From an optimization exercise on the open Yosys and OpenROAD flow, aimed at small area, a short achievable clock period and few clock cycles; shortcuts taken in it are not production practice. Only simulation tests tie the RTL to the original design; equivalence was not proved. The series may have gaps, and a smaller design here may also do less where the tests do not look.

## flow/design.v in outline (module list and top-level ports)
// module floating_Mult: 38 lines
// module mant_mul: 2489 lines
// module Adder: 43 lines
// module Accumulator: 38 lines
// module conv_mac: 47 lines
module conv_mac (
    input         clk,
    input         rst,           
    input         in_valid,
    input  [31:0] OperandA,      
    input  [31:0] OperandB,      
    input  [7:0]  kernel_size,
    output        out_valid,
    output [31:0] result
);
  // ...
==> flow/flow/run.sh <==
#!/bin/bash
# The standard layout (standard.sh) with four changes:
#  - after the standard synthesis, flow/fa_polarity.py re-chooses the
#    polarity of each full-adder cell to drop inverters between adders, and
#    flow/port_iso.py moves the internal loads of flip-flops that drive
#    output ports behind an inverter pair (combinational only; registers and
#    their names are untouched);
#  - the port buffers are sky130_fd_sc_hd__buf_2 cells;
#  - timing repair aims at 34.3 ns of setup slack at the design's period.
set -euo pipefail
export BUFFER_PORTS_ARGS="-buffer_cell sky130_fd_sc_hd__buf_2"
export SETUP_SLACK_MARGIN=34.3
bash standard.sh synth > synth.log 2>&1
R=orfs/results/sky130hd/conv_mac/base
cp $R/1_2_yosys.v 1_2_yosys_standard.v
python3 flow/fa_polarity.py 1_2_yosys_standard.v 1_2_yosys_fapol.v > fa_polarity.log 2>&1
python3 flow/port_iso.py 1_2_yosys_fapol.v $R/1_2_yosys.v > port_iso.log 2>&1
rm -f $R/1_synth.odb
bash standard.sh > standard.log 2>&1
==> flow/flow/fa_polarity.py <==
#!/usr/bin/env python3
"""Remove inverters around the full-adder cells of a flat gate-level netlist.

A full adder is self-dual: FA(~a, ~b, ~c) = (~cout, ~sum).  Yosys' adder
extraction picks each full adder's polarity on its own, which leaves
inverters between adders.  This pass chooses a polarity for every full adder
(by local search) so that as few signals as possible are needed in both
polarities, then rebuilds the inverters: every signal that some load needs
complemented gets one inverter.  The logic function is unchanged.

Usage: fa_polarity.py IN.v OUT.v"""
import re, sys, random, collections

FA = 'sky130_fd_sc_hd__fa_'
INVS = ('sky130_fd_sc_hd__inv_', 'sky130_fd_sc_hd__clkinv_')
OUTPINS = {'X', 'Y', 'Q', 'Q_N', 'SUM', 'COUT', 'HI', 'LO'}

src = open(sys.argv[1]).read()
m = re.search(r'(module\s+\w+\s*\(.*?\);)(.*)(endmodule)', src, re.S)
head, body, tail = src[:m.start(2)], m.group(2), src[m.end(2):]
pin_re = re.compile(r'\.(\w+)\(\s*(.*?)\s*\)\s*(?:,|$)', re.S)

items, cells, pos = [], [], 0
for mm in re.finditer(r'(?ms)^\s*(sky130_fd_sc_hd__\w+)\s+(\S+)\s*\((.*?)\);\s*$', body):
    items.append(('text', body[pos:mm.start()]))
    pins = collections.OrderedDict(pin_re.findall(mm.group(3).strip()))
    c = {'type': mm.group(1), 'name': mm.group(2), 'pins': pins, 'alive': True}
    cells.append(c)
    items.append(('cell', c))
    pos = mm.end()
items.append(('text', body[pos:]))

ident_re = re.compile(r'\\\S+|[A-Za-z_][\w$]*(?:\s*\[\d+\])?')
protected = set()
for t in re.findall(r'assign\s+(.*?);', body, re.S):
    protected.update(i.replace(' ', '') for i in ident_re.findall(t))
for t in re.findall(r'(?m)^\s*(?:input|output|inout)\s+(?:\[[^\]]*\]\s*)?(.*?);', src):
    protected.update(n.strip() for n in t.split(','))

def is_inv(c):
    return c['type'].startswith(INVS)

driver = {}
for c in cells:
    for p, n in c['pins'].items():
        if p in OUTPINS:
            driver[n] = (c, p)

# an inverter is "free" when its output is an internal net: it can be rebuilt
def free_inv(c):
    return is_inv(c) and c['pins']['Y'] not in protected

def root(n):
    """(root net, parity) following free inverters back"""
    par = 0
    seen = 0
    while n in driver and free_inv(driver[n][0]) and seen < 50:
        n = driver[n][0]['pins']['A']
        par ^= 1
        seen += 1
    return n, par

fas = [c for c in cells if c['type'].startswith(FA)]
fa_index = {id(c): i for i, c in enumerate(fas)}
# loads: every input pin of a cell that is not a free inverter
loads = []      # (cell, pin, root, parity)
for c in cells:
    if free_inv(c):
        continue
    for p, n in c['pins'].items():
        if p in OUTPINS:
            continue
        r, par = root(n)
        loads.append((c, p, r, par))
# a root net's polarity follows its driver's flip when the driver is a full adder
def root_flipper(r):
    d = driver.get(r)
    if d and d[0]['type'].startswith(FA) and r not in protected:
        return fa_index[id(d[0])]
    return None
by_root = collections.defaultdict(list)
for i, (c, p, r, par) in enumerate(loads):
    by_root[r].append(i)
roots = list(by_root)
rflip = {r: root_flipper(r) for r in roots}
load_fa = [fa_index.get(id(c)) if c['type'].startswith(FA) else None for c, _, _, _ in loads]
fa_roots = collections.defaultdict(set)    # roots touched by a full adder
for r in roots:
    if rflip[r] is not None:
        fa_roots[rflip[r]].add(r)
for i, (c, p, r, par) in enumerate(loads):
    if load_fa[i] is not None:
        fa_roots[load_fa[i]].add(r)

x = [0] * len(fas)
pinned = [any(c['pins'][p] in protected for p in ('SUM', 'COUT')) for c in fas]
def need_inv(r):
    xd = x[rflip[r]] if rflip[r] is not None else 0
    for i in by_root[r]:
        xl = x[load_fa[i]] if load_fa[i] is not None else 0
        if loads[i][3] ^ xl ^ xd:
            return 1
    return 0
def cost_of(rs):
    return sum(need_inv(r) for r in rs)

before = sum(1 for c in cells if is_inv(c))
start_cost = cost_of(roots)
random.seed(1)
best = start_cost
cur = start_cost
best_x = x[:]
order = list(range(len(fas)))
T = 0.6
for it in range(60):
    random.shuffle(order)
    for f in order:
        rs = fa_roots[f]
        if pinned[f]:
            continue
        c0 = cost_of(rs)
        x[f] ^= 1
        c1 = cost_of(rs)
        d = c1 - c0
        if d <= 0 or random.random() < pow(2.718, -d / T):
            cur += d
            if cur < best:
                best, best_x = cur, x[:]
        else:
            x[f] ^= 1
    T *= 0.9
x = best_x

# rebuild: drop the free inverters, then one inverter per root needing it
for c in cells:
    if free_inv(c):
        c['alive'] = False
newid = [0]
extra = []
inv_net = {}
def complement(r):
    if r not in inv_net:
        newid[0] += 1
        y = f'_fapol_n{newid[0]}_'
        extra.append(y)
        c = {'type': 'sky130_fd_sc_hd__inv_1', 'name': f'_fapol_i{newid[0]}_',
             'pins': collections.OrderedDict([('A', r), ('Y', y)]), 'alive': True}
        cells.append(c)
        items.append(('cell', c))
        inv_net[r] = y
    return inv_net[r]
# full adder outputs carry the complement after a flip: rename them so the
# old net names never hold a changed value
renamed = {}
for f, c in enumerate(fas):
    if x[f]:
        for p in ('SUM', 'COUT'):
            n = c['pins'][p]
            newid[0] += 1
            nn = f'_fapol_f{newid[0]}_'
            extra.append(nn)
            renamed[n] = nn
            c['pins'][p] = nn
for i, (c, p, r, par) in enumerate(loads):
    xl = x[load_fa[i]] if load_fa[i] is not None else 0
    xd = x[rflip[r]] if rflip[r] is not None else 0
    net = renamed.get(r, r)
    if par ^ xl ^ xd:
        net = complement(net)
    c['pins'][p] = net
after = sum(1 for c in cells if c['alive'] and is_inv(c))

out = [head]
for w in extra:
    out.append(f'\n  wire {w};')
for kind, it in items:
    if kind == 'text':
        out.append(it)
    elif it['alive']:
        pins = ',\n'.join(f'    .{p}({n}{" " if n.startswith(chr(92)) else ""})' for p, n in it['pins'].items())
        out.append(f"\n  {it['type']} {it['name']} (\n{pins}\n  );")
out.append(tail)
open(sys.argv[2], 'w').write(''.join(out))
print(f'fa_polarity: {len(fas)} full adders, {sum(x)} flipped; inverters {before} -> {after}'
      f' (cost {start_cost} -> {best})', file=sys.stderr)
==> flow/flow/port_iso.py <==
#!/usr/bin/env python3
"""Give output-port nets driven by a flip-flop a driver of their own.

Where a flip-flop's output is both an output port and an input of internal
logic, the internal loads move behind a pair of inverters, so the flip-flop
drives little more than the port's buffer.  The logic function is unchanged.
Usage: port_iso.py IN.v OUT.v"""
import re, sys, collections

src = open(sys.argv[1]).read()
outs = set()
for decl in re.findall(r'(?m)^\s*output\s+(\[\s*(\d+)\s*:\s*(\d+)\s*\])?\s*(\w+)\s*;', src):
    _, hi, lo, name = decl
    if hi:
        for i in range(min(int(hi), int(lo)), max(int(hi), int(lo)) + 1):
            outs.add(f'{name}[{i}]')
    else:
        outs.add(name)

cell_re = re.compile(r'(?ms)^(\s*)(sky130_fd_sc_hd__\w+)(\s+\S+\s*)\((.*?)\);\s*$')
pin_re = re.compile(r'\.(\w+)\(\s*(.*?)\s*\)')
cells = []
for m in cell_re.finditer(src):
    cells.append((m, m.group(2), pin_re.findall(m.group(4))))
flop_q = set()
for m, typ, pins in cells:
    if re.match(r'sky130_fd_sc_hd__(e?df|sdf)', typ):
        for p, n in pins:
            if p == 'Q' and n in outs:
                flop_q.add(n)
# internal loads of those nets
load_cnt = collections.Counter()
for m, typ, pins in cells:
    for p, n in pins:
        if n in flop_q and p not in ('Q',):
            load_cnt[n] += 1
targets = sorted(n for n in flop_q if load_cnt[n] > 0)
newname = {n: f'_portiso_{i}_' for i, n in enumerate(targets)}

def fix(m):
    typ = m.group(2)
    body = m.group(4)
    def rep(pm):
        p, n = pm.group(1), pm.group(2)
        if n in newname and p != 'Q':
            return f'.{p}({newname[n]})'
        return pm.group(0)
    return f'{m.group(1)}{typ}{m.group(3)}({pin_re.sub(rep, body)});'
body = cell_re.sub(fix, src)
add = []
for i, n in enumerate(targets):
    a = f'_portiso_{i}_n'
    add.append(f'  wire {a};\n  wire {newname[n]};\n'
               f'  sky130_fd_sc_hd__inv_1 _portiso_i{i}a_ (.A({n}), .Y({a}));\n'
               f'  sky130_fd_sc_hd__inv_2 _portiso_i{i}b_ (.A({a}), .Y({newname[n]}));\n')
k = body.rindex('endmodule')
body = body[:k] + ''.join(add) + body[k:]
open(sys.argv[2], 'w').write(body)
print(f'port_iso: {len(targets)} port nets isolated', file=sys.stderr)
==> flow/standard.sh <==
#!/bin/bash
# synth_recipe.tcl (not shown) runs the flow's synth.tcl, then flattens the netlist and writes it again
# the make line also repeats each setting of config.mk as NAME=value (left out here)
make -C /OpenROAD-flow-scripts/flow DESIGN_CONFIG=/design/flow/config.mk WORK_HOME=/design/flow/orfs CLKGATE_MAP_FILE= SYNTH_SCRIPT=/design/flow/synth_recipe.tcl "${@:-finish}"
==> flow/config.mk <==
export PLATFORM = sky130hd
export DESIGN_NAME = conv_mac
export DESIGN_NICKNAME = conv_mac
export VERILOG_FILES = /design/flow/design.v
export SDC_FILE = /design/flow/constraint.sdc
export NUM_CORES = 4
export LEC_CHECK = 0
export ABC_AREA = 1
export CAP_MARGIN = 60
export CORE_MARGIN = 2
export CORE_UTILIZATION = 65
export SLEW_MARGIN = 60
==> flow/constraint.sdc <==
create_clock -name core_clock -period 44.0 [get_ports {clk}]
set_input_delay 8.8000 -clock core_clock [delete_from_list [all_inputs] [get_ports {clk}]]
set_output_delay 8.8000 -clock core_clock [all_outputs]
set_load 0.01 [all_outputs]
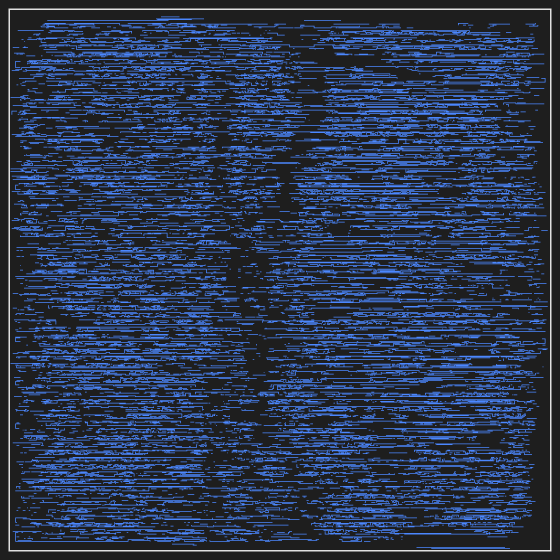
Run 1: met1 routing
The layer carries 32.6 mm of wire. The longest straight run is 57.5 microns. The layer holds 35% of the routed length.

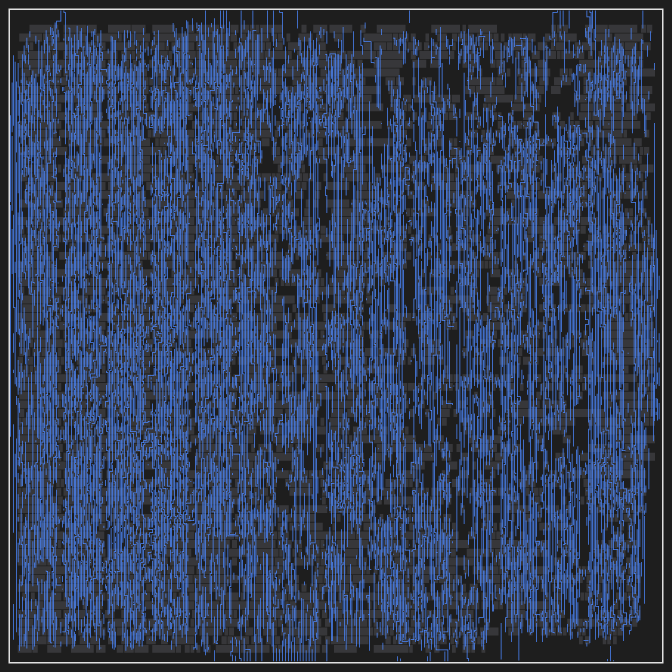
Run 1: metal 2
The layer holds 46% of the routed length. The wires run mostly vertical. 3415 nets have wire on it. The layer carries 42.5 mm of wire.
Routed WL: 93100 microns
met2 Use GR: 0.742
detailed-route via count: 26.5k

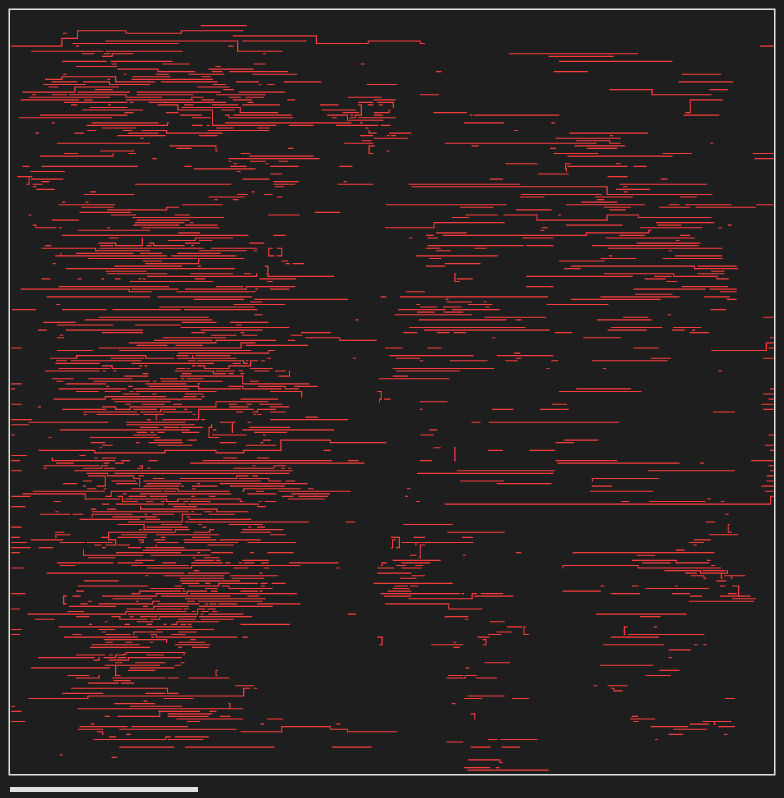
Run 1: metal 3
The bar under the picture is 50 microns long.
The layer holds 11% of the routed length. 518 nets have wire on it. The longest straight run is 86.5 microns.
met3 Usage GRT: 0.112

==> metrics.md, run 1 <==
| Metric | Value |
|---|---|
| CTS HTree Levels | 4 |
| Fraction of layout cells with a size suffix above 1 | 0.125 |
| Initial Util | 0.662 |
| PortBufs | 107 |
| Area post-placement | 26700 sq um |
| Initial antenna violation count | 0 |
| Worst skew pair latency | 0.51 ns |
| CP max FO | 2 |
| HPWL Detailed | 67400 microns |
| MaxCap Viol Count | 0 |
| Die Ht | 203 microns |
| Yosys Warn Count | 3 |
| Avg WL per Cell | 23.1 microns |
| CP endpoint kind | output pin |
| GRT overflow | 0 |
| Global placement routability congestion | 0.995 |
| Clock root buffer | clkbuf_16 |
| I/O pin count | 108 |
| Clock Pin Slew Worst Setup and Hold Paths | 0.08 ns |
| Most common cell after layout, fill and taps aside | nand2_1 |
| Slew HR | 0.563 |
| DR iter-0 viols | 3683 |
| Synthesized instance count | 3456 |
| Synth Cell Area | 25800 sq um |
| Syn Area/Cell | 7.45 sq um |
| Worst-margin pin slew | 0.650 ns |
| Design area | 28300 sq um |
| Worst path arrival time | 1.12 ns |
| Hold Path Stages | 0 |
| Reg2reg setup slack | 34.89 ns |
| Achievable Freq | 0.101 GHz |
| CTS max path bufs | 2 |
| Clock skew | 0.0201 ns |
| Site Rows | 72 |
| CP cell instances | buf_2 |
| RSZ-0062 raised after global routing | true |
| DIE WIDTH | 203 microns |
| Slew Viols, Final | 0 |
| Core area | 38900 sq um |
| Final nets | 4015 |
| CP bufs+invs | 1 |
| Startpoint types | register |
| CTS Buf Count | 17 |
| Worst endpoint required time | 35.20 ns |
| Max stage delay on crit path | 0.44 ns |
| HP Class | reg -> reg |
| Post-DR vias/cell | 6.58 |
| Total GRT Usage | 0.447 |
| Syn_nets | 3965 |
| CP max stage cell | edfxtp_1 |
| P&R area growth vs syn | 9.87% |
| R2R cell count | 43 |
| CP delay by family, top | flip-flops |
| Vias in the first global route | 26.3k |
| Kind of critical path | reg -> out |
| Tmin final | 9.92 ns |
| DRC | 0 |
| Status | complete, no violations |
Testbench counts for the RTL of run 1, summed over its fixed seeds: cycles 56,460.
## run 1: layer usage
layer | GRT usage | vias up | share of wire | wire, microns
li1 | - | 11600 | - | -
met1 | 0.514 | 12400 | 0.35 | 32600
met2 | 0.742 | 1985 | 0.46 | 42500
met3 | 0.112 | 631 | 0.11 | 10700
met4 | 0.289 | 0 | 0.079 | 7350
met5 | 0 | - | 0 | 0
## run 1: area by class of cell
class	count	area [sq um]
clock inverter	14	205
fill	3065	10600
sequential	146	3360
timing repair buffer	224	1560
tap	518	648
inverter	515	1970
timing repair inverter	1	5.00
clock buffer	18	429
multi-input combinational	2601	20100
## run 1: repair_timing
item                       4_1_cts  5_1_grt
setup endpoints to repair       81       95
cloned                           3        4
pin swaps                        9       12
resized for setup               39       91
buffers inserted                36       24
## run 1: metrics by stage
| step | instances | setup slack [ns] | util | hold WS, ns |
|---|---|---|---|---|
| 5_1_grt | 4037 | 34.07 | 0.727 | 0.390 |
| 3_5_place_dp | 3937 | 33.53 | 0.685 | 0.364 |
| 6_report | 4037 | 34.08 | 0.727 | 0.377 |
| 4_1_cts | 4008 | 34.08 | 0.712 | 0.381 |
| 3_3_place_gp | 3936 | 33.39 | 0.683 | 0.340 |
| 2_1_floorplan | 3456 | 33.95 | - | 0.331 |
==> run 2, diff against run 1 <==
==> flow/flow/run.sh (replaced) <==
#!/bin/bash
# The standard layout (standard.sh) with three changes:
#  - after the standard synthesis, flow/fa_polarity.py re-chooses the
#    polarity of adder and xor cells to drop inverters between them
#    (combinational only; registers and their names are untouched);
#  - the port buffers are sky130_fd_sc_hd__buf_2 cells;
#  - timing repair aims at 34 ns of setup slack at the design's period.
set -euo pipefail
export BUFFER_PORTS_ARGS="-buffer_cell sky130_fd_sc_hd__buf_2"
export SETUP_SLACK_MARGIN=34
bash standard.sh synth > synth.log 2>&1
R=orfs/results/sky130hd/conv_mac/base
cp $R/1_2_yosys.v 1_2_yosys_standard.v
python3 flow/fa_polarity.py 1_2_yosys_standard.v $R/1_2_yosys.v > fa_polarity.log 2>&1
rm -f $R/1_synth.odb
bash standard.sh > standard.log 2>&1
==> flow/flow/fa_polarity.py (replaced) <==
#!/usr/bin/env python3
"""Remove inverters around adder and XOR cells of a flat gate-level netlist.

Yosys' adder extraction picks each adder's polarity on its own, which leaves
many inverters between adder cells.  This pass re-chooses polarities where
that costs no area:
  - a full adder is self-dual: FA(~a, ~b, ~c) = (~cout, ~sum);
  - a half adder can take both inputs complemented (xor2 + nor2) or give
    both outputs complemented (xnor2 + nand2), at the area of the cell;
  - an xor2/xnor2/xor3/xnor3 absorbs any complement on an input or output
    by trading xor for xnor.
A local search picks the polarities that leave the fewest signals needed in
both polarities; every such signal then gets one inverter.  Registers are
not touched and the logic function is unchanged.

Usage: fa_polarity.py IN.v OUT.v"""
import re, sys, random, collections

LIBP = 'sky130_fd_sc_hd__'
INVS = (LIBP + 'inv_', LIBP + 'clkinv_')
OUTPINS = {'X', 'Y', 'Q', 'Q_N', 'SUM', 'COUT', 'HI', 'LO'}

src = open(sys.argv[1]).read()
m = re.search(r'(module\s+\w+\s*\(.*?\);)(.*)(endmodule)', src, re.S)
head, body, tail = src[:m.start(2)], m.group(2), src[m.end(2):]
pin_re = re.compile(r'\.(\w+)\(\s*(.*?)\s*\)\s*(?:,|$)', re.S)

items, cells, pos = [], [], 0
for mm in re.finditer(r'(?ms)^\s*(sky130_fd_sc_hd__\w+)\s+(\S+)\s*\((.*?)\);\s*$', body):
    items.append(('text', body[pos:mm.start()]))
    pins = collections.OrderedDict(pin_re.findall(mm.group(3).strip()))
    c = {'type': mm.group(1), 'name': mm.group(2), 'pins': pins, 'alive': True}
    cells.append(c)
    items.append(('cell', c))
    pos = mm.end()
items.append(('text', body[pos:]))

ident_re = re.compile(r'\\\S+|[A-Za-z_][\w$]*(?:\s*\[\d+\])?')
protected = set()
for t in re.findall(r'assign\s+(.*?);', body, re.S):
    protected.update(i.replace(' ', '') for i in ident_re.findall(t))
for t in re.findall(r'(?m)^\s*(?:input|output|inout)\s+(?:\[[^\]]*\]\s*)?(.*?);', src):
    protected.update(n.strip() for n in t.split(','))

def kind(c):
    t = c['type'][len(LIBP):]
    if t.startswith('fa_'):
        return 'fa'
    if t == 'ha_1':
        return 'ha'
    if re.match(r'x(n)?or[23]_\d$', t):
        return 'x'
    return None

def xinfo(t):
    """(is_xnor, arity, size) of an xor-family cell type"""
    mm = re.match(LIBP + r'x(n?)or([23])_(\d)$', t)
    return mm.group(1) == 'n', int(mm.group(2)), mm.group(3)

def xtype(is_xnor, ar, size):
    return f"{LIBP}{'xnor' if is_xnor else 'xor'}{ar}_{size}"

def xout(t):
    return 'Y' if re.match(LIBP + r'xnor2_', t) else 'X'

driver = {}
for c in cells:
    for p, n in c['pins'].items():
        if p in OUTPINS:
            driver[n] = (c, p)

def free_inv(c):
    return c['type'].startswith(INVS) and c['pins']['Y'] not in protected

def root(n):
    par, k = 0, 0
    while n in driver and free_inv(driver[n][0]) and k < 64:
        n = driver[n][0]['pins']['A']
        par ^= 1
        k += 1
    return n, par

# variables: 'fa' one (x), 'ha' two (i, o), 'x' one (o)
var = {}          # (id(cell), name) -> index
cellof = []
def addvar(c, nm):
    var[(id(c), nm)] = len(cellof)
    cellof.append((c, nm))
for c in cells:
    k = kind(c)
    if k == 'fa':
        addvar(c, 'x')
    elif k == 'ha':
        addvar(c, 'i'); addvar(c, 'o')
    elif k == 'x':
        addvar(c, 'o')
nv = len(cellof)
val = [0] * nv

def outflip_var(c):
    k = kind(c)
    if k == 'fa':
        return var[(id(c), 'x')]
    if k in ('ha', 'x'):
        return var[(id(c), 'o')]
    return None

def inexp_var(c):
    """variable giving the polarity a cell expects on its inputs"""
    k = kind(c)
    if k == 'fa':
        return var[(id(c), 'x')]
    if k == 'ha':
        return var[(id(c), 'i')]
    return None

loads = []   # (cell, pin, root, parity)
for c in cells:
    if free_inv(c):
        continue
    for p, n in c['pins'].items():
        if p in OUTPINS:
            continue
        r, par = root(n)
        loads.append((c, p, r, par))

by_root = collections.defaultdict(list)
for i, ld in enumerate(loads):
    if kind(ld[0]) != 'x':            # xor inputs absorb any polarity
        by_root[ld[2]].append(i)
def rdriver_var(r):
    d = driver.get(r)
    if d and r not in protected:
        return outflip_var(d[0])
    return None
rvar = {r: rdriver_var(r) for r in by_root}
lvar = [inexp_var(ld[0]) for ld in loads]
# pinned: a cell whose output net is protected keeps its output polarity
pinned = [False] * nv
for c in cells:
    v = outflip_var(c)
    if v is not None:
        if any(n in protected for p, n in c['pins'].items() if p in OUTPINS):
            pinned[v] = True
touch = collections.defaultdict(set)
for r in by_root:
    if rvar[r] is not None:
        touch[rvar[r]].add(r)
for i, ld in enumerate(loads):
    if lvar[i] is not None and kind(ld[0]) != 'x':
        touch[lvar[i]].add(ld[2])
HA_BOTH = 0.67    # extra area of an or2 (ha with both flips), in inverters

def g(v):
    return val[v] if v is not None else 0

def need_inv(r):
    fr = g(rvar.get(r))
    for i in by_root[r]:
        if loads[i][3] ^ fr ^ g(lvar[i]):
            return 1
    return 0

def cost_cell(v):
    c, nm = cellof[v]
    if kind(c) == 'ha':
        return HA_BOTH if (val[var[(id(c), 'i')]] and val[var[(id(c), 'o')]]) else 0
    return 0

def local_cost(v):
    return sum(need_inv(r) for r in touch[v]) + cost_cell(v)

start = sum(need_inv(r) for r in by_root)
random.seed(1)
cur = start
best, best_val = cur, val[:]
order = [v for v in range(nv) if not pinned[v]]
T = 0.8
for it in range(80):
    random.shuffle(order)
    for v in order:
        c0 = local_cost(v)
        val[v] ^= 1
        d = local_cost(v) - c0
        if d <= 0 or random.random() < 2.718 ** (-d / T):
            cur += d
            if cur < best - 1e-9:
                best, best_val = cur, val[:]
        else:
            val[v] ^= 1
    T *= 0.9
val = best_val

# ---- rebuild ----
before = sum(1 for c in cells if c['type'].startswith(INVS))
for c in cells:
    if free_inv(c):
        c['alive'] = False
newid = [0]
extra = []
def newnet(tag):
    newid[0] += 1
    n = f'_fapol_{tag}{newid[0]}_'
    extra.append(n)
    return n
def addcell(typ, pins):
    newid[0] += 1
    c = {'type': typ, 'name': f'_fapol_c{newid[0]}_',
         'pins': collections.OrderedDict(pins), 'alive': True}
    cells.append(c)
    items.append(('cell', c))
    return c
inv_net = {}
def complement(n):
    if n not in inv_net:
        y = newnet('n')
        addcell(LIBP + 'inv_1', [('A', n), ('Y', y)])
        inv_net[n] = y
    return inv_net[n]

# output renaming for cells whose outputs are complemented
renamed = {}
for c in list(cells):
    v = outflip_var(c)
    if v is not None and val[v]:
        for p in list(c['pins']):
            if p in OUTPINS:
                n = c['pins'][p]
                nn = newnet('f')
                renamed[n] = nn
                c['pins'][p] = nn
def avail(r):
    """net holding root r's original value or its complement, and parity"""
    fr = g(rvar.get(r)) if r in rvar else (g(rdriver_var(r)) if r in driver else 0)
    return renamed.get(r, r), fr

xpar = collections.Counter()
for i, (c, p, r, par) in enumerate(loads):
    net, fr = avail(r)
    want = par ^ g(lvar[i]) if kind(c) != 'x' else par
    if kind(c) == 'x':
        if want ^ fr:
            xpar[id(c)] ^= 1          # absorbed by the xor's type
        c['pins'][p] = net
    else:
        c['pins'][p] = complement(net) if (want ^ fr) else net

nha = 0
for c in list(cells):
    if not c['alive']:
        continue
    k = kind(c)
    if k == 'x':
        flip = xpar[id(c)] ^ g(outflip_var(c))
        if flip:
            is_xnor, ar, size = xinfo(c['type'])
            old = xout(c['type'])
            c['type'] = xtype(not is_xnor, ar, size)
            new = xout(c['type'])
            c['pins'] = collections.OrderedDict((new if q == old else q, n) for q, n in c['pins'].items())
    elif k == 'ha':
        i_, o_ = val[var[(id(c), 'i')]], val[var[(id(c), 'o')]]
        if i_ or o_:
            a, b = c['pins']['A'], c['pins']['B']
            s, co = c['pins']['SUM'], c['pins']['COUT']
            c['alive'] = False
            nha += 1
            if not i_ and o_:       # ~sum = xnor(a, b), ~cout = nand(a, b)
                addcell(LIBP + 'xnor2_1', [('A', a), ('B', b), ('Y', s)])
                addcell(LIBP + 'nand2_1', [('A', a), ('B', b), ('Y', co)])
            elif i_ and not o_:     # inputs complemented: sum = xor, cout = nor
                addcell(LIBP + 'xor2_1', [('A', a), ('B', b), ('X', s)])
                addcell(LIBP + 'nor2_1', [('A', a), ('B', b), ('Y', co)])
            else:                   # both: ~sum = xnor, ~cout = or
                addcell(LIBP + 'xnor2_1', [('A', a), ('B', b), ('Y', s)])
                addcell(LIBP + 'or2_1', [('A', a), ('B', b), ('X', co)])
after = sum(1 for c in cells if c['alive'] and c['type'].startswith(INVS))

out = [head]
for w in extra:
    out.append(f'\n  wire {w};')
for kd, it in items:
    if kd == 'text':
        out.append(it)
    elif it['alive']:
        pins = ',\n'.join(f'    .{p}({n}{" " if n.startswith(chr(92)) else ""})' for p, n in it['pins'].items())
        out.append(f"\n  {it['type']} {it['name']} (\n{pins}\n  );")
out.append(tail)
open(sys.argv[2], 'w').write(''.join(out))
print(f'fa_polarity: {nv} polarity choices, {sum(val)} set, {nha} half adders split;'
      f' inverters {before} -> {after} (cost {start} -> {best:.2f})', file=sys.stderr)
removed: flow/flow/port_iso.py
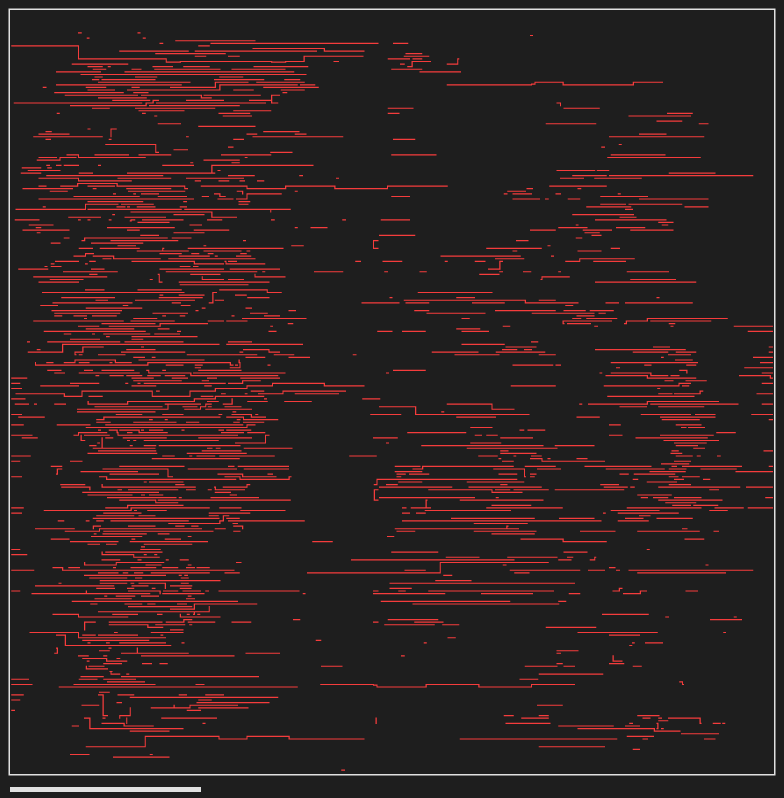
Run 2: metal 3
The bar under the picture is 50 microns long.
515 nets have wire on it. The wires run mostly horizontal. The layer holds 11% of the routed length. The longest straight run is 62.3 microns. The layer carries 9920 microns of wire.
Routed WL: 87400 microns
met3 Usage GRT: 0.113

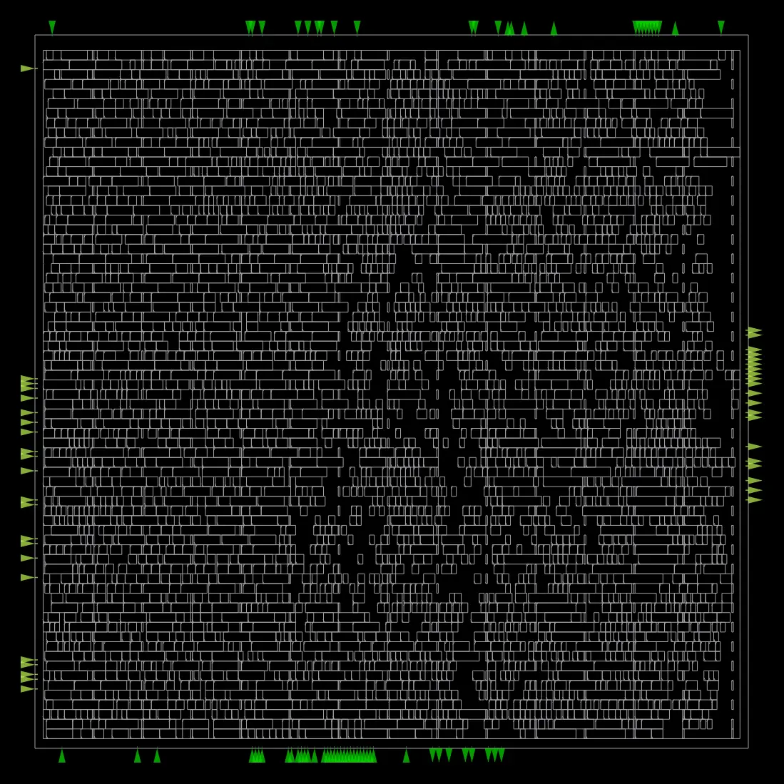
Run 2: placed standard cells
Fillers: 3036
final core utilization: 0.712
final sequential cell count: 146
Well Taps: 511

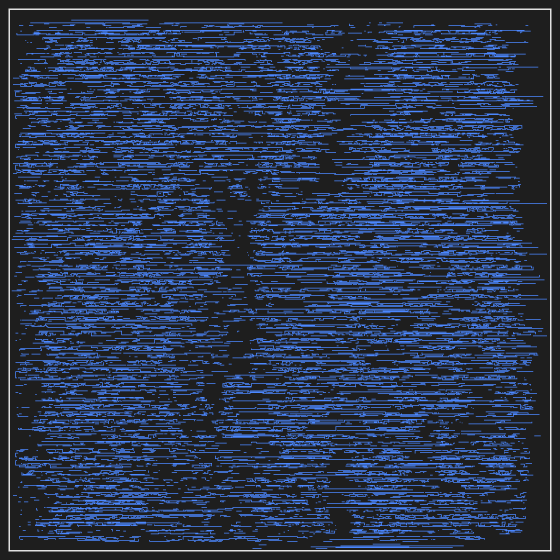
Run 2: met1 routing
The longest straight run is 55.7 microns. The layer holds 36% of the routed length.

==> run 2 against run 1 <==
Compared with the run above:
- register-to-register slack worse by 0.19 ns
- design area is 5.0% lower
- wire length is 6.1% lower
==> metrics.md, run 2 <==
| Metric | Value |
|---|---|
| Max stage delay on crit path | 0.52 ns |
| CTS max path bufs | 2 |
| Setup_tns | 0 ns |
| Worst path depth | 1 |
| Final Hold Fails | 0 |
| P&R area growth vs syn | 7.47% |
| CP max FO | 2 |
| Met3 WL | 9920 microns |
| CTS Buf Count | 17 |
| Remaining antenna violation count | 0 |
| Detailed-route via count | 25.6k |
| Area of the multi-input gates | 19900 sq um |
| Startpoint types | register |
| Finish-stage setup viols | 0 |
| Largest net degree at the start of global routing | 50 |
| Synthesized instance count | 3365 |
| Tmin final | 10.01 ns |
| Max Used Layer | met4 |
| Site Rows | 71 |
| Achievable Freq | 0.0999 GHz |
| Clock sink count | 146 |
| Most frequent cells in the layout | nand2_1 (556), xor2_1 (318), inv_1 (286) |
| I/O pin count | 108 |
| HPWL Detailed | 64000 microns |
| Global placement routability congestion | 1.06 |
| Worst path arrival time | 1.21 ns |
| Clock Pin Slew Worst Setup and Hold Paths | 0.07 ns |
| Worst endpoint required time | 35.20 ns |
| Antenna fix cells | 0 |
| DRC | 0 |
| RSZ-0062 raised after global routing | true |
| Global-route wire length before repair | 136000 microns |
| CP endpoint kind | output pin |
| Clock skew | 0.0182 ns |
| Routed met2 length | 38500 microns |
| Reg2reg setup slack | 34.70 ns |
| Clock root buffer | clkbuf_16 |
| GRT overflow | 0 |
| # hold bufs at CTS | 0 |
| Die Ht | 200 microns |
| Status | complete, no violations |
| Avg WL per Cell | 22.4 microns |
| Hold Path Stages | 0 |
| CP max stage cell | edfxtp_1 |
| Fraction of layout cells with a size suffix above 1 | 0.104 |
| M1 WL | 31600 microns |
| HP Class | reg -> reg |
| First-pass iteration count of the detailed router | 10 |
| Kind of critical path | reg -> out |
| DIE AREA | 40100 sq um |
| CP delay by family, top | flip-flops |
| PortBufs | 107 |
| Most common cell after layout, fill and taps aside | nand2_1 |
| Initial Util | 0.662 |
| Worst-margin pin slew | 0.606 ns |
| DIE WIDTH | 200 microns |
| Total GRT Usage | 0.430 |
| Yosys Warn Count | 3 |
| Slew HR | 0.594 |
| Vias in the first global route | 25.2k |
| MaxCap Viol Count | 0 |
| Post-DR vias/cell | 6.58 |
| Reg area | 3350 sq um |
| Initial antenna violation count | 0 |
| Syn_nets | 3771 |
| R2R cell count | 43 |
| DR iter-0 viols | 3505 |
| Slew Viols, Final | 0 |
| CP cell instances | buf_2 |
| Syn Area/Cell | 7.43 sq um |
| CTS tree | yes |
| CP bufs+invs | 1 |
| Final nets | 3777 |
| Worst skew pair latency | 0.50 ns |
| Min Hold Slack | 0.359 ns |
| Fin crit share | 0.227 |
| Synth Cell Area | 25000 sq um |
| CTS HTree Levels | 4 |
| Core area | 37800 sq um |
==> run 2: per-stage QoR <==
step	instance area [sq um]	cells	worst slack [ns]
global route	26900	3895	33.99
CTS	26500	3875	34.00
finish	26900	3895	33.99
floorplan	25000	3365	33.95
detailed placement	25800	3826	33.56
global placement	25700	3824	33.36
==> run 2: repair_timing <==
action,4_1_cts,5_1_grt
resized for setup,2,33
pin swaps,2,4
setup buffers,15,15
setup endpoints to repair,34,55
gates cloned,2,2
==> run 2: layout make-up <==
cell class,instances,area share
Clock buffer,19,0.0173
Inverter,326,0.0469
Sequential cell,146,0.124
Timing Repair Buffer,182,0.0420
Clock inverter,13,0.00484
Tap cell,511,0.0238
Multi-Input combinational cell,2698,0.741
==> run 2: per-layer routing <==
layer / vias to the layer above / track usage
met5: - / 0
met4: 0 / 0.289
met3: 578 / 0.113
met2: 1908 / 0.674
met1: 11900 / 0.523
li1: 11300 / -
==> run 3, diff against run 2 <==
--- a/flow/config.mk
+++ b/flow/config.mk
@@ -6,7 +6,7 @@
 export NUM_CORES = 4
 export LEC_CHECK = 0
 export ABC_AREA = 1
-export CAP_MARGIN = 60
+export CAP_MARGIN = 30
 export CORE_MARGIN = 2
 export CORE_UTILIZATION = 65
-export SLEW_MARGIN = 60
+export SLEW_MARGIN = 30
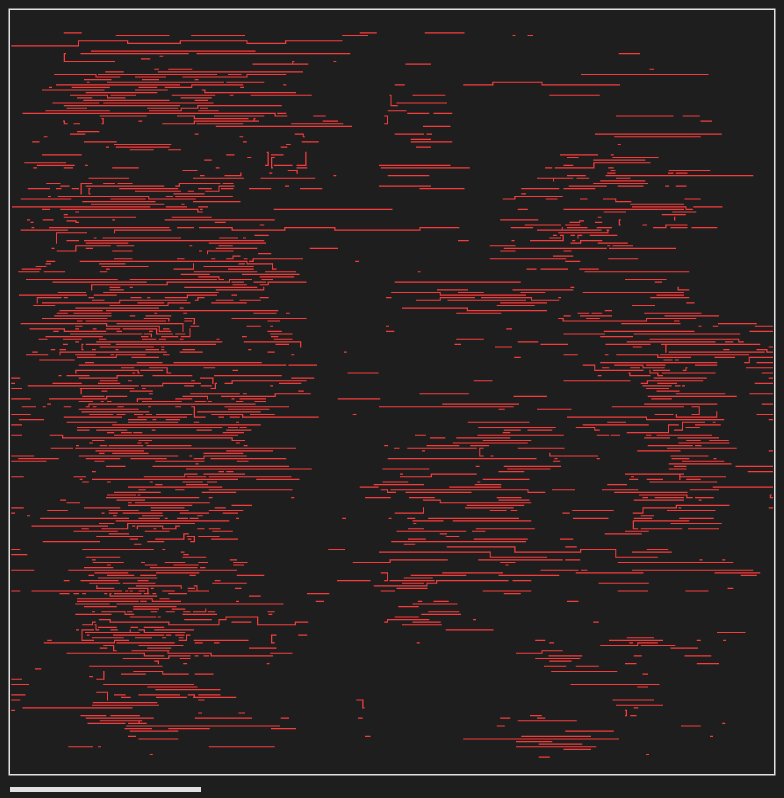
Run 3: metal 3
The bar under the picture is 50 microns long.
The wires run mostly horizontal. 553 nets have wire on it.

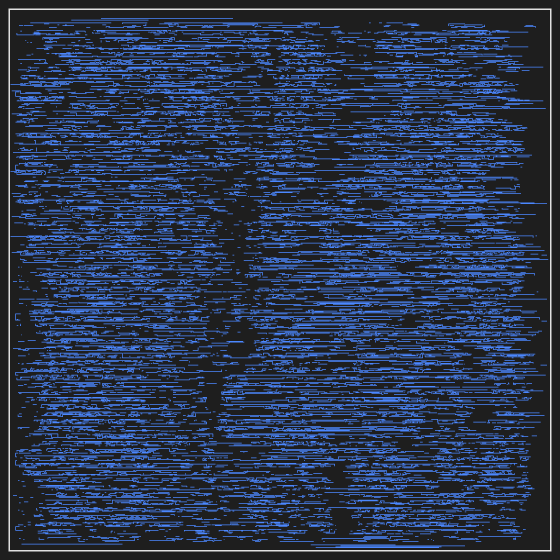
Run 3: met1 routing
The longest straight run is 55.2 microns. The layer carries 31.6 mm of wire. 3578 nets have wire on it. The layer holds 35% of the routed length. The wires run mostly horizontal.
met1 Use GR: 0.526
detailed-route via count: 26.0k
Routed WL: 89100 microns

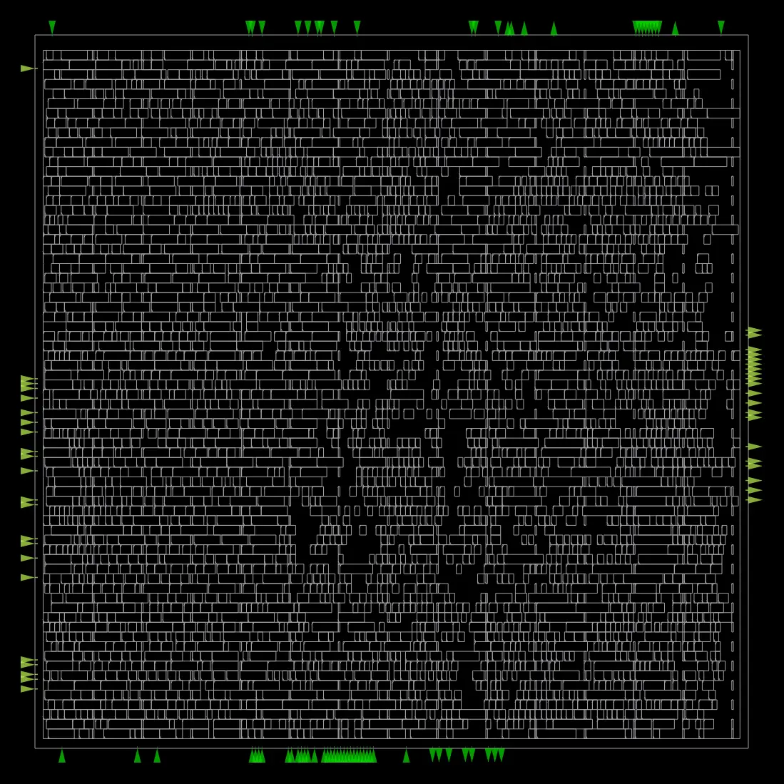
Run 3: placed standard cells
Non-Filler Instances: 3930
core area: 37800 sq um
Fillers: 3063
final core utilization: 0.719

==> run 3 against run 2 <==
Compared with the run above:
- global-route usage down 0.063 points
- utilization up 0.75 points
- critical endpoint is now result[25]
- worst hold slack worse by 0.00098 ns
- synthesized cell count unchanged
- highest routed layer unchanged
- critical path depth unchanged
==> metrics.md, run 3 <==
| Metric | Value |
|---|---|
| CP endpoint kind | output pin |
| Slew HR | 0.266 |
| PortBufs | 107 |
| Initial Util | 0.662 |
| Final nets | 3812 |
| Setup_tns | 0 ns |
| # hold bufs at CTS | 0 |
| Global placement routability congestion | 1.06 |
| Clock root buffer | clkbuf_16 |
| CP max FO | 4 |
| Clock Pin Slew Worst Setup and Hold Paths | 0.07 ns |
| HP Class | reg -> reg |
| Most common cell after layout, fill and taps aside | nand2_1 |
| Worst endpoint required time | 35.20 ns |
| DIE WIDTH | 200 microns |
| Site Rows | 71 |
| Max stage delay on crit path | 0.53 ns |
| Reg2reg setup slack | 34.52 ns |
| Worst-margin pin slew | 1.09 ns |
| Clock sink count | 146 |
| Most frequent cells in the layout | nand2_1 (559), xor2_1 (317), inv_1 (303) |
| CP bufs+invs | 1 |
| Setup Slack @ Placement | 33.10 ns |
| Finish-stage setup viols | 0 |
| Syn_nets | 3771 |
| Fraction of layout cells with a size suffix above 1 | 0.104 |
| Status | complete, no violations |
| Tmin final | 10.02 ns |
| Startpoint types | register |
| DRC | 0 |
| Avg WL per Cell | 22.7 microns |
| Worst path arrival time | 1.22 ns |
| R2R cell count | 41 |
| Kind of critical path | reg -> out |
| CP delay by family, top | flip-flops |
| Post-DR vias/cell | 6.61 |
| Hold Path Stages | 0 |
| Yosys Warn Count | 3 |
| CP max stage cell | edfxtp_1 |
| Final Hold Fails | 0 |
| RSZ-0062 raised after global routing | true |
| Largest net degree at the start of global routing | 50 |
| DR iter-0 viols | 3328 |
| DIE AREA | 40100 sq um |
| HPWL Detailed | 64400 microns |
| First-pass iteration count of the detailed router | 9 |
| CTS HTree Levels | 4 |
| MaxCap Viol Count | 0 |
| P&R area growth vs syn | 8.60% |
| CTS max path bufs | 2 |
| CTS Buf Count | 17 |
| CP cell instances | buf_2 |
| Initial antenna violation count | 0 |
| Fin worst setup slack | 33.98 ns |
| Synth Cell Area | 25000 sq um |
| Die Ht | 200 microns |
| Vias in the first global route | 25.3k |
| Worst skew pair latency | 0.51 ns |
| Worst path depth | 1 |
| Antenna fix cells | 0 |
| Fin crit share | 0.228 |
| I/O pin count | 108 |
| Global-route wire length before repair | 136000 microns |
| CTS tree | yes |
| Clock skew | 0.0168 ns |
| Synthesized instance count | 3365 |
| Achievable Freq | 0.0998 GHz |
| Remaining antenna violation count | 0 |
| GRT overflow | 0 |
| Syn Area/Cell | 7.43 sq um |
| Total GRT Usage | 0.430 |
| Slew Viols, Final | 0 |
==> run 3: routing by layer <==
metal / routed length (microns) / GRT usage / up-vias / share of wire
met3: 10500 / 0.0923 / 618 / 0.12
met4: 7680 / 0.299 / 0 / 0.086
met5: 0 / 0 / - / 0
met1: 31600 / 0.526 / 11900 / 0.35
li1: - / - / 11400 / -
met2: 39300 / 0.679 / 2082 / 0.44
==> run 3: area by class of cell <==
class / instances / area, sq um / area share
clock buffer: 18 / 439 / 0.0162
clock inverter: 14 / 139 / 0.00511
inverter: 326 / 1260 / 0.0466
multi-input combinational: 2700 / 19900 / 0.733
sequential: 146 / 3340 / 0.123
tap: 511 / 639 / 0.0235
timing repair buffer: 208 / 1370 / 0.0505
timing repair inverter: 7 / 47.5 / 0.00175
==> run 3: through the flow <==
stage	instances	utilization	hold WS, ns	instance area [sq um]
final	3930	0.719	0.358	27200
after global routing	3930	0.719	0.374	27200
after CTS	3876	0.702	0.364	26500
after detailed placement	3826	0.682	0.348	25700
after global placement	3824	0.681	0.341	25700
after floorplan	3365	-	0.331	25000
==> run 3: repair_timing <==
action | CTS | global route
setup buffers | 15 | 41
gates cloned | 3 | 10
setup endpoints to repair | 60 | 56
pin swaps | 2 | 7
gates resized for setup | 11 | 44
==> run 4, diff against run 3 <==
--- a/flow/flow/fa_polarity.py
+++ b/flow/flow/fa_polarity.py
@@ -171,24 +171,27 @@
     return sum(need_inv(r) for r in touch[v]) + cost_cell(v)
 
 start = sum(need_inv(r) for r in by_root)
-random.seed(1)
-cur = start
-best, best_val = cur, val[:]
-order = [v for v in range(nv) if not pinned[v]]
-T = 0.8
-for it in range(80):
-    random.shuffle(order)
-    for v in order:
-        c0 = local_cost(v)
-        val[v] ^= 1
-        d = local_cost(v) - c0
-        if d <= 0 or random.random() < 2.718 ** (-d / T):
-            cur += d
-            if cur < best - 1e-9:
-                best, best_val = cur, val[:]
-        else:
+order0 = [v for v in range(nv) if not pinned[v]]
+best, best_val = start, val[:]
+for seed in range(1, 5):            # a few annealing runs; keep the best
+    random.seed(seed)
+    val = [0] * nv
+    cur = start
+    order = order0[:]
+    T = 0.8
+    for it in range(400):
+        random.shuffle(order)
+        for v in order:
+            c0 = local_cost(v)
             val[v] ^= 1
-    T *= 0.9
+            d = local_cost(v) - c0
+            if d <= 0 or random.random() < 2.718 ** (-d / T):
+                cur += d
+                if cur < best - 1e-9:
+                    best, best_val = cur, val[:]
+            else:
+                val[v] ^= 1
+        T *= 0.98
 val = best_val
 
 # ---- rebuild ----
--- a/flow/config.mk
+++ b/flow/config.mk
@@ -6,7 +6,7 @@
 export NUM_CORES = 4
 export LEC_CHECK = 0
 export ABC_AREA = 1
-export CAP_MARGIN = 30
+export CAP_MARGIN = 60
 export CORE_MARGIN = 2
-export CORE_UTILIZATION = 65
-export SLEW_MARGIN = 30
+export CORE_UTILIZATION = 70
+export SLEW_MARGIN = 60
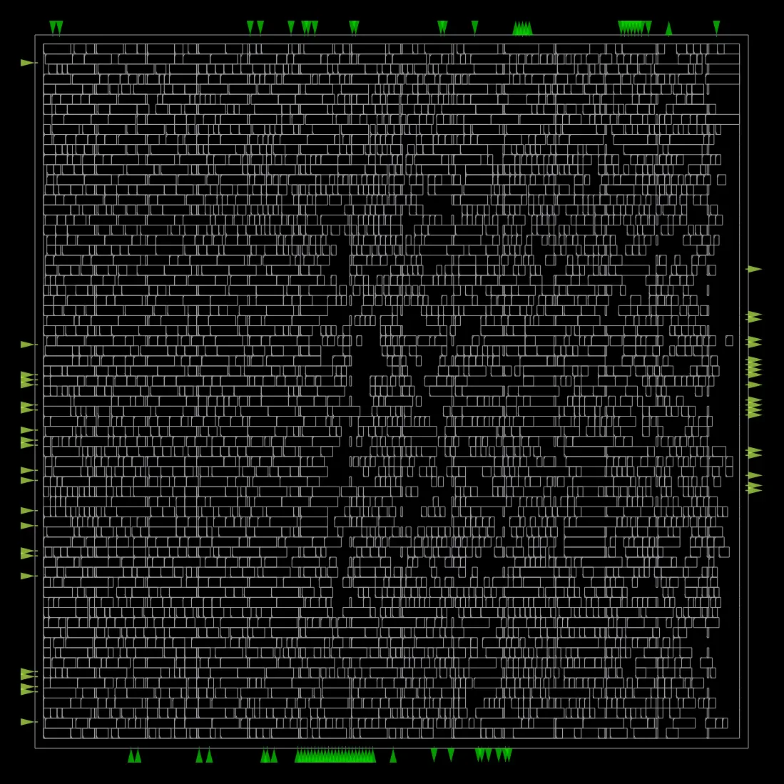
Run 4: placed standard cells
Non-Filler Instances: 3829
Site Rows: 69

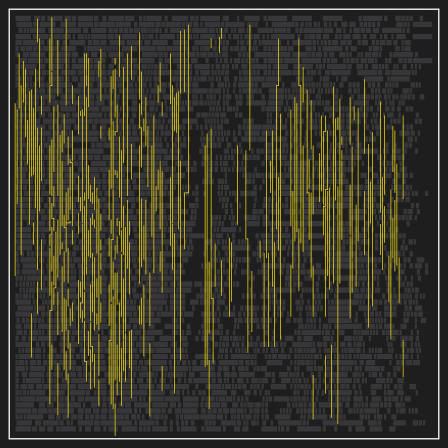
Run 4: metal 4
192 nets have wire on it. The wires run mostly vertical. The layer holds 9.3% of the routed length. The layer carries 8160 microns of wire.
Routed WL: 87800 microns
detailed-route via count: 26.0k

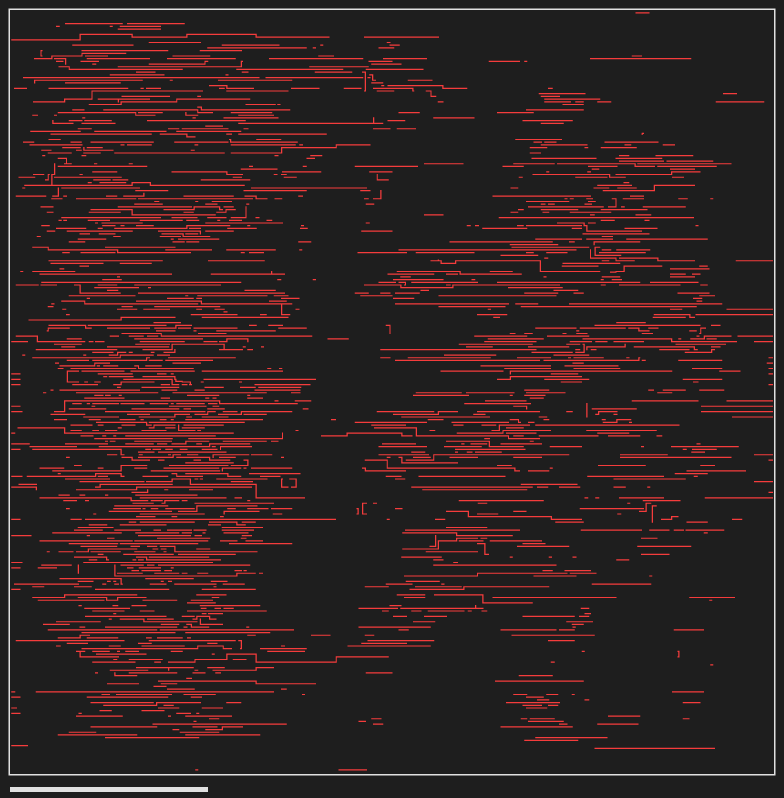
Run 4: metal 3
The bar under the picture is 50 microns long.
596 nets have wire on it. The layer holds 13% of the routed length. The wires run mostly horizontal. The layer carries 11400 microns of wire.

==> run 4 against run 3 <==
Compared with the run above:
- still clean
- first-iteration DRC count is 27% higher
- final cell count is 2.6% lower
- register-to-register slack better by 0.08 ns
- flip-flop and latch count stayed put
- critical path type unchanged
- largest cell class unchanged
==> metrics.md, run 4 <==
| Metric | Value |
|---|---|
| Status | complete, no violations |
| Tmin final | 10.01 ns |
| Clock root buffer | clkbuf_16 |
| Worst path depth | 1 |
| Initial antenna violation count | 0 |
| DRC | 0 |
| CP endpoint kind | output pin |
| Core area | 35300 sq um |
| Most frequent cells in the layout | nand2_1 (562), xor2_1 (319), o22ai_1 (269), inv_1 (269), fa_1 (259) |
| CP max stage cell | edfxtp_1 |
| Global placement routability congestion | 1.06 |
| Syn_nets | 3756 |
| CP cell instances | buf_2 |
| Worst endpoint required time | 35.20 ns |
| Vias in the first global route | 25.4k |
| Slew HR | 0.581 |
| Fraction of layout cells with a size suffix above 1 | 0.103 |
| MaxCap Viol Count | 0 |
| Setup_tns | 0 ns |
| Initial Util | 0.707 |
| Final Hold Fails | 0 |
| CP delay by family, top | flip-flops |
| Slew Viols, Final | 0 |
| Avg WL per Cell | 22.9 microns |
| DR iter-0 viols | 4214 |
| Fin crit share | 0.227 |
| Synthesized instance count | 3353 |
| # hold bufs at CTS | 0 |
| Max stage delay on crit path | 0.53 ns |
| Synth Cell Area | 25000 sq um |
| Placed Cells | 3766 |
| Finish-stage setup viols | 0 |
| Startpoint types | register |
| Reg2reg setup slack | 34.60 ns |
| Worst path arrival time | 1.21 ns |
| CP max FO | 5 |
| Post-DR vias/cell | 6.79 |
| CTS max path bufs | 2 |
| Clock skew | 0.0237 ns |
| P&R area growth vs syn | 6.90% |
| Clock Pin Slew Worst Setup and Hold Paths | 0.08 ns |
| Most common cell after layout, fill and taps aside | nand2_1 |
| CTS HTree Levels | 4 |
| Yosys Warn Count | 3 |
| Largest net degree at the start of global routing | 50 |
| Kind of critical path | reg -> out |
| Die Ht | 193 microns |
| HPWL Detailed | 64400 microns |
| Final nets | 3758 |
| Worst-margin pin slew | 0.628 ns |
| Clock sink count | 146 |
| Syn Area/Cell | 7.44 sq um |
| R2R cell count | 44 |
| DIE WIDTH | 193 microns |
| CTS tree | yes |
| Hold Path Stages | 0 |
| Final core utilization | 0.756 |
| Global-route wire length before repair | 135000 microns |
| PortBufs | 107 |
| Antenna fix cells | 0 |
| HP Class | reg -> reg |
| GRT overflow | 0 |
| Remaining antenna violation count | 0 |
| DIE AREA | 37200 sq um |
| First-pass iteration count of the detailed router | 10 |
| Total GRT Usage | 0.473 |
| Min Hold Slack | 0.358 ns |
| RSZ-0062 raised after global routing | true |
| Achievable Freq | 0.0999 GHz |
| CP bufs+invs | 1 |
| I/O pin count | 108 |
| Worst skew pair latency | 0.47 ns |
| Fillers | 2570 |
| CTS Buf Count | 17 |
run 4: cell types whose count changed in the layout (fill, tap and decap cells not counted), sizes merged:
cell	change
a21oi	-2
or2	+1
ha	-3
buf	-32
inv	-18
clkinv	+8
clkinvlp	-12
clkdlybuf4s15	+1
nand2	+4
xnor2	+4
nor2	-2
run 4: final cells by class:
cell class / count / area, sq um / area share
Clock inverter: 14 / 105 / 0.00394
Timing Repair inverter: 1 / 5.00 / 0.000188
Multi-Input combinational cell: 2702 / 19900 / 0.747
Clock buffer: 18 / 429 / 0.0161
Inverter: 310 / 1190 / 0.0445
Tap cell: 461 / 577 / 0.0216
Sequential cell: 146 / 3350 / 0.126
Timing Repair Buffer: 177 / 1100 / 0.0413
run 4: metal layers:
layer  track usage  part of all wire  up-vias  wire [microns]
li1              -                 -    11200               -
met1         0.561              0.34    11800           29700
met2         0.742              0.44     2248           38600
met3         0.120              0.13      683           11400
met4         0.347             0.093        0            8160
met5             0                 0        -               0
run 4: per-stage QoR:
| stage | setup slack [ns] | cell area [sq um] |
|---|---|---|
| final | 33.99 | 26700 |
| after global routing | 33.94 | 26700 |
| after CTS | 34.00 | 26400 |
| after detailed placement | 33.54 | 25700 |
| after global placement | 33.50 | 25600 |
| after floorplan | 33.95 | 25000 |
run 4: timing repair:
item | in CTS | in global routing
setup endpoints to repair | 33 | 42
pin swaps | 2 | 4
gates resized for setup | 2 | 24
setup buffers | 7 | 16
endpoints found under the hold margin | 0 | 0
gates cloned | 2 | 3
==> run 5, diff against run 4 <==
--- a/flow/config.mk
+++ b/flow/config.mk
@@ -8,5 +8,5 @@
 export ABC_AREA = 1
 export CAP_MARGIN = 60
 export CORE_MARGIN = 2
-export CORE_UTILIZATION = 70
+export CORE_UTILIZATION = 65
 export SLEW_MARGIN = 60
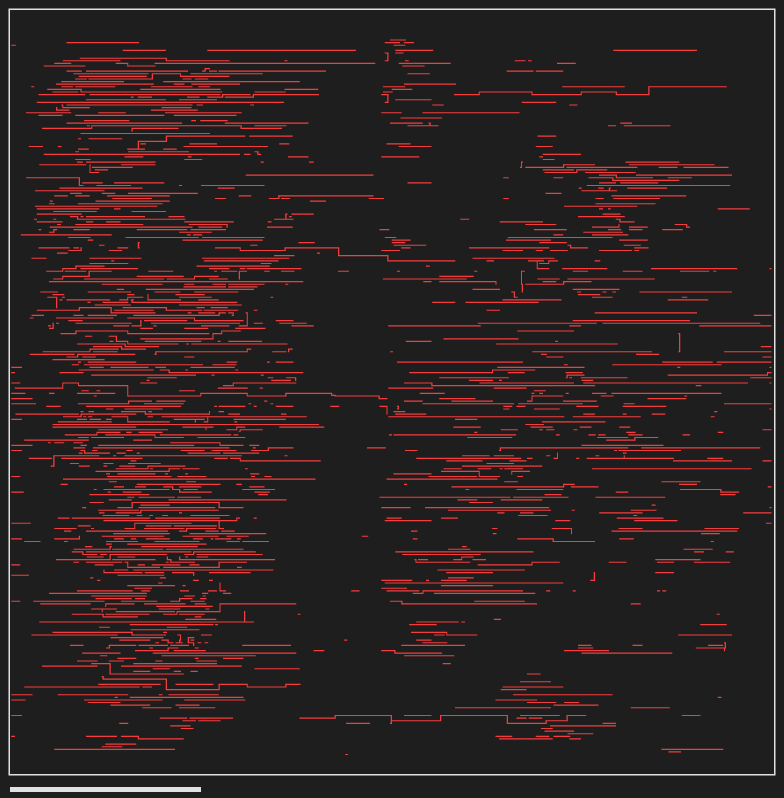
Run 5: metal 3
The bar under the picture is 50 microns long.
The longest straight run is 69.5 microns. 498 nets have wire on it.
Routed WL: 87000 microns
detailed-route via count: 25.5k
met3 Usage GRT: 0.118

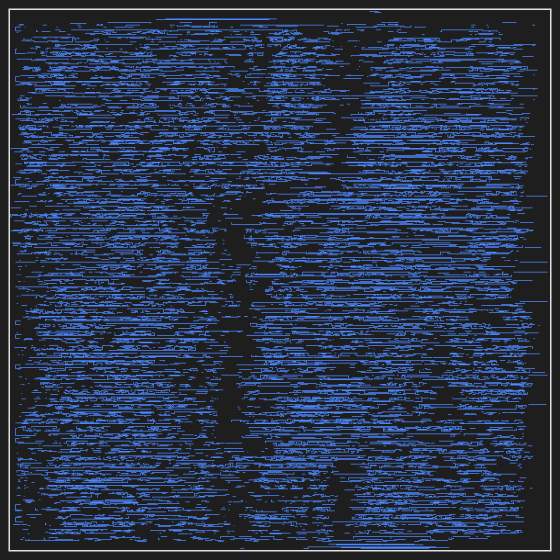
Run 5: met1 routing
The layer holds 35% of the routed length. The layer carries 30.6 mm of wire. 3471 nets have wire on it.
met1 Use GR: 0.525

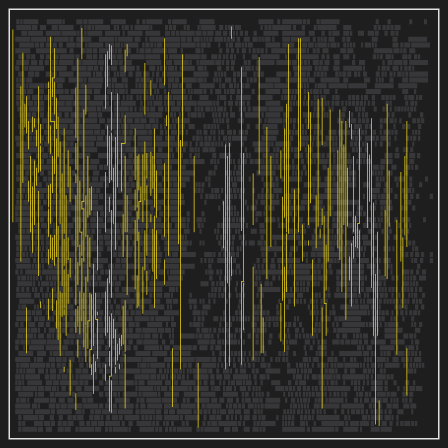
Run 5: metal 4
158 nets have wire on it. The longest straight run is 107 microns.

==> run 5 against run 4 <==
Compared with the run above:
- flip-flop and latch count is the same
- area after synthesis did not move
- largest cell class unchanged
- worst hold slack lost 0.0047 ns
==> metrics.md, run 5 <==
| Metric | Value |
|---|---|
| Die Ht | 200 microns |
| Slew Viols, Final | 0 |
| Hold Path Stages | 0 |
| Tmin final | 10.02 ns |
| DIE AREA | 40000 sq um |
| MaxCap Viol Count | 0 |
| Initial antenna violation count | 1 |
| Worst-margin pin slew | 0.647 ns |
| DRC | 0 |
| Startpoint types | register |
| Worst endpoint required time | 35.20 ns |
| CTS tree | yes |
| Initial Util | 0.661 |
| Slew HR | 0.568 |
| Clock root buffer | clkbuf_16 |
| CTS max path bufs | 2 |
| Worst skew pair latency | 0.51 ns |
| I/O pin count | 108 |
| CP cell instances | buf_2 |
| CTS Buf Count | 17 |
| Synth Cell Area | 25000 sq um |
| Reg2reg setup slack | 34.60 ns |
| Fin crit share | 0.228 |
| Clock skew | 0.0195 ns |
| P&R area growth vs syn | 7.23% |
| R2R cell count | 43 |
| Post-DR vias/cell | 6.57 |
| Final nets | 3756 |
| # hold bufs at CTS | 0 |
| Most common cell after layout, fill and taps aside | nand2_1 |
| Antenna fix cells | 0 |
| HP Class | reg -> reg |
| Largest net degree at the start of global routing | 50 |
| Max stage delay on crit path | 0.52 ns |
| DR iter-0 viols | 3234 |
| Avg WL per Cell | 22.4 microns |
| Global placement routability congestion | 1.05 |
| Clock Pin Slew Worst Setup and Hold Paths | 0.08 ns |
| CP bufs+invs | 1 |
| HPWL Detailed | 63400 microns |
| CP max FO | 2 |
| Syn_nets | 3756 |
| CTS HTree Levels | 4 |
| PortBufs | 107 |
| Most frequent cells in the layout | nand2_1 (560), xor2_1 (318), inv_1 (271) |
| Fraction of layout cells with a size suffix above 1 | 0.102 |
| Site Rows | 71 |
| Global-route wire length before repair | 134000 microns |
| Total GRT Usage | 0.440 |
| Area of the multi-input gates | 20000 sq um |
| Kind of critical path | reg -> out |
| Syn Area/Cell | 7.44 sq um |
| Final Hold Fails | 0 |
| CP endpoint kind | output pin |
| CP max stage cell | edfxtp_1 |
| DIE WIDTH | 200 microns |
| Setup_tns | 0 ns |
| First-pass iteration count of the detailed router | 8 |
| GRT overflow | 0 |
| Status | complete, no violations |
| RSZ-0062 raised after global routing | true |
| Worst path arrival time | 1.22 ns |
| CP delay by family, top | flip-flops |
| Clock sink count | 146 |
| Synthesized instance count | 3353 |
| Remaining antenna violation count | 0 |
| Reg area | 3350 sq um |
| Finish-stage setup viols | 0 |
| Worst path depth | 1 |
| Fillers | 3061 |
| Yosys Warn Count | 3 |
| Achievable Freq | 0.0998 GHz |
| Core area | 37800 sq um |
| Min Hold Slack | 0.354 ns |
| Vias in the first global route | 25.2k |
## run 5: repair_timing
item / in CTS / in global routing
cloned: 2 / 4
pin swaps: 2 / 4
buffers inserted: 14 / 8
resized for setup: 1 / 29
setup endpoints to repair: 41 / 57
## run 5: routing by layer
layer,part of all wire,GRT usage
met1,0.35,0.525
met2,0.45,0.697
met3,0.12,0.118
met4,0.079,0.298
met5,0,0
## run 5: cell type report
cell class | instances | area share
multi-input combinational | 2703 | 0.746
sequential | 146 | 0.125
inverter | 310 | 0.0447
timing repair buffer | 174 | 0.0390
tap | 511 | 0.0239
clock buffer | 19 | 0.0165
clock inverter | 13 | 0.00453
timing repair inverter | 1 | 0.000187
## run 5: metrics by stage
stage          std cells   util  setup slack [ns]  instance area [sq um]
6_report            3877  0.709             33.98                  26800
5_1_grt             3877  0.709             33.95                  26800
4_1_cts             3865  0.702             33.96                  26500
3_5_place_dp        3817  0.683             33.54                  25800
3_3_place_gp        3815  0.680             33.28                  25700
2_1_floorplan       3353      -             33.95                  25000

[re-timing with driven ports]
The results above use ideal ports. As a check the final layouts listed here were re-extracted and re-timed, cells and wires unchanged.
Step 1 (the two cells are an assumption about what drives the block):
set clk [get_ports {clk}]
set_driving_cell -lib_cell sky130_fd_sc_hd__clkbuf_16 $clk
set_driving_cell -lib_cell sky130_fd_sc_hd__buf_2 [delete_from_list [all_inputs] $clk]
Step 2 also shifts input and output timing later by t, the mid clock arrival at the registers, as if the neighbouring blocks saw the same clock.
a / b / c = no drivers / after step 1 / after step 2; a / b = the first two.
| run | t, ns | setup slack, ns | worst hold slack (ns) | slew at the worst register clock pin (ns) | cell pins on the clock port's net |
|---|---|---|---|---|---|
| run 1 | 0.554 | 34.079 / 34.022 / 33.669 | 0.377 / 0.377 / 0.377 | 0.08 / 0.08 | 1 |
| run 2 | 0.555 | 33.993 / 33.933 / 33.600 | 0.359 / 0.359 / 0.359 | 0.08 / 0.08 | 1 |
| run 3 | 0.557 | 33.975 / 33.915 / 33.559 | 0.358 / 0.358 / 0.358 | 0.08 / 0.08 | 1 |
| run 4 | 0.522 | 33.991 / 33.930 / 33.663 | 0.358 / 0.358 / 0.358 | 0.08 / 0.08 | 1 |
| run 5 | 0.555 | 33.977 / 33.918 / 33.650 | 0.354 / 0.354 / 0.354 | 0.08 / 0.08 | 1 |
After both steps every run listed still meets setup and hold. For run 3, which loses most, drivers alone change the setup slack by -0.060 ns; drivers and shift together by -0.416 ns.
